This design comes from an exercise in tuning for small area, a short achievable clock period and few clock cycles per item on the open sky130 flow, not from production work.
Only simulation tests tie the RTL to the original design; equivalence was not proved.

==> design/flow/design.v <==
module float_multi_module
  (
   input 	 CLK, RSTn,
   input [31:0]  A,B,
   output [31:0] Result,
   input 	 Start_Sig,
   output [3:0]  Done_Sig
   );
   reg [3:0] 	 i;
   reg [32:0] 	 rA,rB;  
   reg [47:0] 	 Temp;
   reg [31:0] 	 rResult;
   reg [9:0] 	 rExp;
   wire [9:0] 	 BDiff;
   reg 		 isSign;
   reg 		 isOver;
   reg 		 isUnder;
   reg 		 isZero;
   reg 		 isDone;
   assign BDiff = rB[31:24] - 8'd127;  
   always @ ( posedge CLK or negedge RSTn )
     if( !RSTn )
       begin
	  i <= 4'd0;
	  rA <= 33'd0;
	  rB <= 33'd0;
	  Temp <= 48'd0;
	  rResult <= 32'd0;
	  rExp <= 10'd0;
	  isOver <= 1'b0;
	  isUnder <= 1'b0;
	  isZero <= 1'b0;
	  isDone <= 1'b0;
       end  
     else if( Start_Sig )
       case( i )
	 0:  
	   begin
	      rA <= { A[31], A[30:23], 1'b1, A[22:0]};
	      rB <= { B[31], B[30:23], 1'b1, B[22:0]};
	      isSign <= A[31] ^ B[31];
	      isOver <= 1'b0; isUnder <= 1'b0; isZero <= 1'b0;
	      i <= i + 1'b1;
	   end
	 1:
	   begin
	      if( rA[31:24] == rB[31:24] && ( rA[22:0] != 23'd0 & rB[22:0] != 23'd0 ) || rA[32] ^ rB[32] )
		begin rB[31:24] <= rB[31:24] + 1'b1; rB[23:0] <= rB[23:0] >> 1; end
	      i <= i + 1'b1;
	   end  
	 2:  
	   begin
	      rExp <= rA[31:24] + BDiff;  
	      i <= i + 1'b1;
	   end
	 3:
	   begin
	      Temp <= rA[23:0] * rB[23:0];
	      i <= i + 1'b1;
	   end
	 4:  
	   begin
	      if( Temp[47] == 1'b1 ) begin Temp <= Temp; end  
	      else if( Temp[46] == 1'b1 ) begin Temp <= Temp << 1; end
	      else if( Temp[45] == 1'b1 ) begin Temp <= Temp << 2; rExp <= rExp - 1'b1;end
	      i <= i + 1'b1;
	   end  
	 5:  
	   begin
	      if( rExp[9:8] == 2'b01 ) begin isOver <= 1'b1; rResult <= {1'b0,8'd127, 23'd0}; end
	      else if( rExp[9:8] == 2'b11 ) begin isUnder <= 1'b1; rResult <= {1'b0, 8'd127, 23'd0}; end  
	      else if( Temp[47:24] == 24'd0 ) begin isZero <= 1'b1; rResult <= {1'b0, 8'd127, 23'd0}; end  
	      else if( Temp[23] == 1'b1 ) rResult <= { isSign, rExp[7:0], Temp[46:24] + 1'b1 };  
	      else rResult <= { isSign, rExp[7:0], Temp[46:24] };  
	      i <= i + 1'b1;
	   end
	 6:
	   begin isDone <= 1'b1; i <= i + 1'b1; end
	 7:
	   begin isDone <= 1'b0; i <= 4'd0; end
       endcase
   assign Done_Sig = { isOver, isUnder, isZero, isDone };
   assign Result = rResult;
endmodule
==> design/flow/run.sh <==
#!/bin/bash
# synth_recipe.tcl (not shown) runs the flow's synth.tcl, then flattens the netlist and writes it again
# the make line also repeats each setting of config.mk as NAME=value (left out here)
make -C /OpenROAD-flow-scripts/flow DESIGN_CONFIG=/design/flow/config.mk WORK_HOME=/design/flow/orfs CLKGATE_MAP_FILE= SYNTH_SCRIPT=/design/flow/synth_recipe.tcl finish
==> design/flow/config.mk <==
export PLATFORM = sky130hd
export DESIGN_NAME = float_multi_module
export DESIGN_NICKNAME = float_multi_module
export VERILOG_FILES = /design/flow/design.v
export SDC_FILE = /design/flow/constraint.sdc
export NUM_CORES = 4
export LEC_CHECK = 0
export CAP_MARGIN = 20
export CORE_MARGIN = 2
export CORE_UTILIZATION = 40
export SLEW_MARGIN = 20
==> design/flow/constraint.sdc <==
create_clock -name core_clock -period 10.0 [get_ports {CLK}]
set_input_delay 2.0000 -clock core_clock [delete_from_list [all_inputs] [get_ports {CLK}]]
set_output_delay 2.0000 -clock core_clock [all_outputs]
set_load 0.01 [all_outputs]
==> images/registers.png <==
Bar = 100 um. Other sequential cells in the stronger grey, the rest of the logic in the fainter grey.
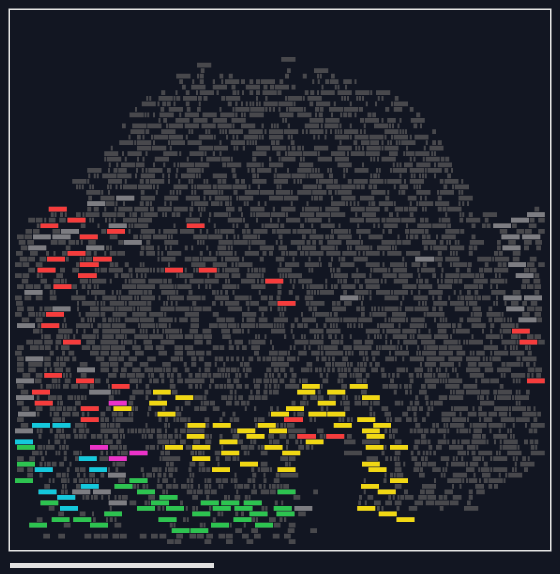
red -> `rB`  # flops 33
yellow -> `Temp`  # flops 48, where south
green -> `rResult`  # flops 32
cyan -> `rExp`  # flops 10, where south-west
magenta -> `i`  # flops 4, where south-west
final core utilization: 44.0%
register area: 4140 sq um
fraction of area in registers: 14.0%

==> images/final_all.png <==
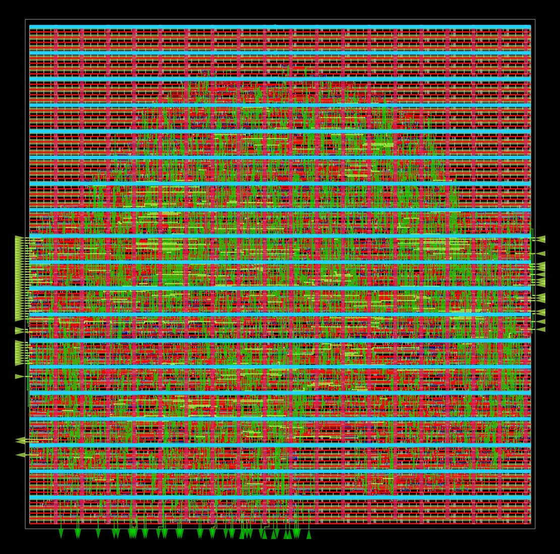
Die W: 265 um
Finished Layout Cells: 3875
Design Area, Final: 29600 sq um

==> impl_metrics.csv <==
group,metric,value,unit
sta,tns,0,ps
synth,synth_seq_cells,165,
worst_setup_path,reg2reg_slack,2360,ps
grt,grt_max_degree,79,
synth,synth.area.mux_share,2.54,%
synth,synth.net_count,3758,
clock_network,cts_sinks,165,
synth,syn_inst,3018,
sta,final-hold-violation-count,0,
final_layout,final_cell_mix,"inv_1 (569), fa_1 (483), nand2_1 (435)",
synth,yosys_warnings,1,
final_layout,bufAreaShareNonClock,4.42,%
synth,synth-xor-area-share,2.67,%
final_layout,final-clk-cell-share,2.17,%
synth,syn_area_per_cell,9.03,sq um
worst_setup_path,timing.rr.start,"rB[5]$_DFFE_PN0P_",
synth,ys_seq_area_share,15.2,%
grt,antenna_found_initial,1,
placed_design,io_buffers,102,
synth,synth_compound_area_share,8.30,%
final_layout,num-nonclk-inverters,569,
clock_network,path_clk_slew,90,ps
detailed_routing,ant_nets,0,
worst_hold_path,holdCritStartpoint,"rResult[31]$_DFFE_PN0P_",
worst_setup_path,r2r_end,"Temp[44]$_DFFE_PN0P_",
final_layout,multi_input_area,20200,sq um
floorplanning,die_area,70200,sq um
final_layout,diodes,1,
synth,ys_async_sr_fraction,99.4,%
worst_hold_path,min_to,"rResult[31]$_DFFE_PN0P_",
detailed_routing,dr_wl_met3,3040,um
clock_network,worstSkewPairLatency,460,ps
sta,setup_viol_count_final,0,
job,maxCapViolCount,0,
synth,synth_adder_area_share,44.2,%
detailed_routing,met1_length,31000,um
synth,yosys.area_share.simple,16.5,%
worst_hold_path,hold_depth,2,
worst_setup_path,worst-setup-path-type,"flip-flop to flip-flop",
final_layout,drive_above_1_share,4.57,%
final_layout,area_delta_synth_final,8.52,%
sta,finalCritPeriodShare,76.4,%
detailed_routing,highest_layer,"met4",
final_layout,buffers_excl_clock,140,
worst_hold_path,hp-class,"flip-flop to flip-flop",
grt,grt_util_met3,2.09,%
detailed_routing,via_per_inst,5.26,
worst_setup_path,start_kind,"flip-flop",
worst_setup_path,worst-path-max-fanout,27,
final_layout,final_nets,3728,
detailed_routing,first_pass_iters,5,
grt,track_usage,21.4,%
clock_network,cts_tree,"done",
clock_network,cts_setup_buffers,0,
final_layout,clkbuf_count,17,
synth,synth_top_family_by_area,"adder cells",
clock_network,cts.path.max_buffers,2,
final_layout,multi_input_area_share,68.5,%
final_layout,final_common_cell,"inv_1",
grt,grtUsageMet2,37.4,%
sta,post-route-worst-setup-slack,2360,ps
status,outcome,"no timing/DRC/antenna violations",
sta,rsz0062_at_grt,"false",
floorplanning,well_tap_count,873,
placed_design,dp.cells,3842,
floorplanning,core,67300,sq um
synth,syn_area,27200,sq um
worst_setup_path,end_kind,"flip-flop",
synth,ys_types,72,
worst_setup_path,arrival,7960,ps
final_layout,design.seq.count,165,
detailed_routing,wl_per_cell,18.5,um
clock_network,hold_buffers,0,
worst_setup_path,crit_start,"rB[5]$_DFFE_PN0P_",
placed_design,dp_hpwl,54600,um
sta,tightest_slew,1210,ps
placed_design,gp_congestion,0.844,
final_layout,regMostFlops,"Temp",
final_layout,largestClassByArea,"multi-input gates",
clock_network,cts_inserted_buffers,17,
detailed_routing,drc_errors,0,
grt,overflow,0,
floorplanning,start_util,40.5,%
sta,fmax,131,MHz
Testbench counts, summed over its fixed seeds: cycles 16,384, items 2,048.
==> images/zoom.png <==
Bar = 10 um. Region (54, 54) to (79, 79) um. Cells in grey, sequential cells in the stronger grey; small squares are vias.
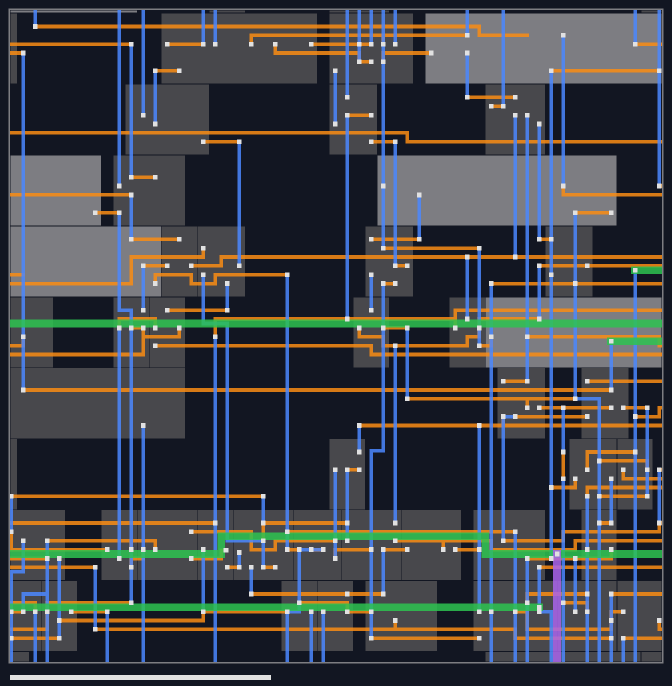
orange -> met1
blue -> met2
purple -> met4
green -> met3
most frequent = nand2_1 (10), a21oi_1 (5), buf_4 (5)
cells with their middle in the window = 43
netlist names of flops here include = `Temp` (4)
sequential cells in the window = 4

==> images/met1.png <==
Supply wires on this layer in grey.
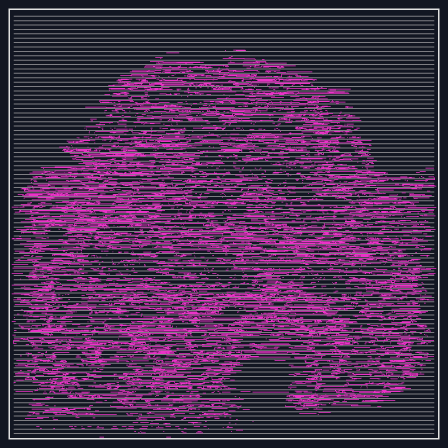
nets with wire on the layer = 3383
longest straight run = 63.9 um
GR Layer Usage met1: 28.8%
Vias: 20.4k
Post-Route WL: 71500 um

## worst max-delay path, stage by stage (launching register included)
cell     delay [ps]
dfrtp_1        1150
nand2_1         170
fa_1            530
inv_1            50
fa_1            470
inv_1            50
fa_1            520
inv_1            50
fa_1            510
inv_1            60
fa_1            530
inv_1            50
fa_1            480
inv_1            50
fa_1            470
inv_1            40
ha_1            370
a31oi_1         230
nand2_1          70
o21ai_1         320
o21ai_1         240
a21oi_1         380
o21ai_1         170
a31oi_1         220
xor2_1          170
o22ai_1          90
## cells in the mapped netlist (3+ instances only)
| master | count | area (sq um) |
|---|---|---|
| nand4_1 | 16 | 100 |
| o21bai_1 | 11 | 82.6 |
| a22oi_1 | 3 | 22.5 |
| nand2_1 | 437 | 1640 |
| nor4_1 | 17 | 106 |
| o21ai_0 | 73 | 365 |
| mux2i_1 | 32 | 320 |
| a21o_1 | 24 | 180 |
| a221oi_1 | 19 | 166 |
| a221o_1 | 4 | 40.0 |
| mux2_2 | 33 | 372 |
| a21oi_1 | 67 | 335 |
| inv_1 | 569 | 2140 |
| nand2b_1 | 3 | 18.8 |
| o21a_1 | 8 | 60.1 |
| nor2_1 | 81 | 304 |
| fa_1 | 483 | 9670 |
| nor3_1 | 21 | 105 |
| xnor2_1 | 47 | 412 |
| nor2b_1 | 5 | 31.3 |
| o22a_1 | 10 | 87.6 |
| o21ai_1 | 47 | 235 |
| xor2_1 | 36 | 315 |
| o22ai_1 | 11 | 68.8 |
| ha_1 | 190 | 2380 |
| and2_1 | 289 | 1810 |
| a211oi_2 | 4 | 50.1 |
| and4_1 | 4 | 35.0 |
| a31oi_1 | 14 | 87.6 |
| dfrtp_1 | 164 | 4100 |
| and3_1 | 8 | 50.1 |
| a222oi_1 | 24 | 240 |
| clkbuf_1 | 179 | 672 |
| buf_4 | 5 | 37.5 |
| nand3_1 | 28 | 140 |
| nor3b_1 | 4 | 30.0 |
## through the flow
stage,hold slack (ps),cell area [sq um]
floorplan,464,27200
global placement,463,28900
CTS,494,29600
finish,488,29600
global route,520,29600
detailed placement,475,28900

==> port drivers added, routing unchanged <==
In the flow no input, the clock included, has a driving cell. The finished layout below was timed again as built, in two steps. Step 1: set_driving_cell puts a clkbuf_16 on CLK and a buf_2 on each other input, an assumption about the parent block. Step 2 times the ports against the registers' clock, not the clock port: input delays grow and output delays shrink by t, the midpoint of the rising clock arrivals with the driver on. Slacks: no drivers / after step 1 / after step 2; pairs: no drivers / after step 1.
t, ns: 0.500
setup WS [ns]: 2.365 / 2.365 / 2.365
cell pins on the clock port's net: 1
After both steps this run still meets setup and hold. The setup slack of this run moves by 0.000 ns with the drivers and by 0.000 ns with both steps.
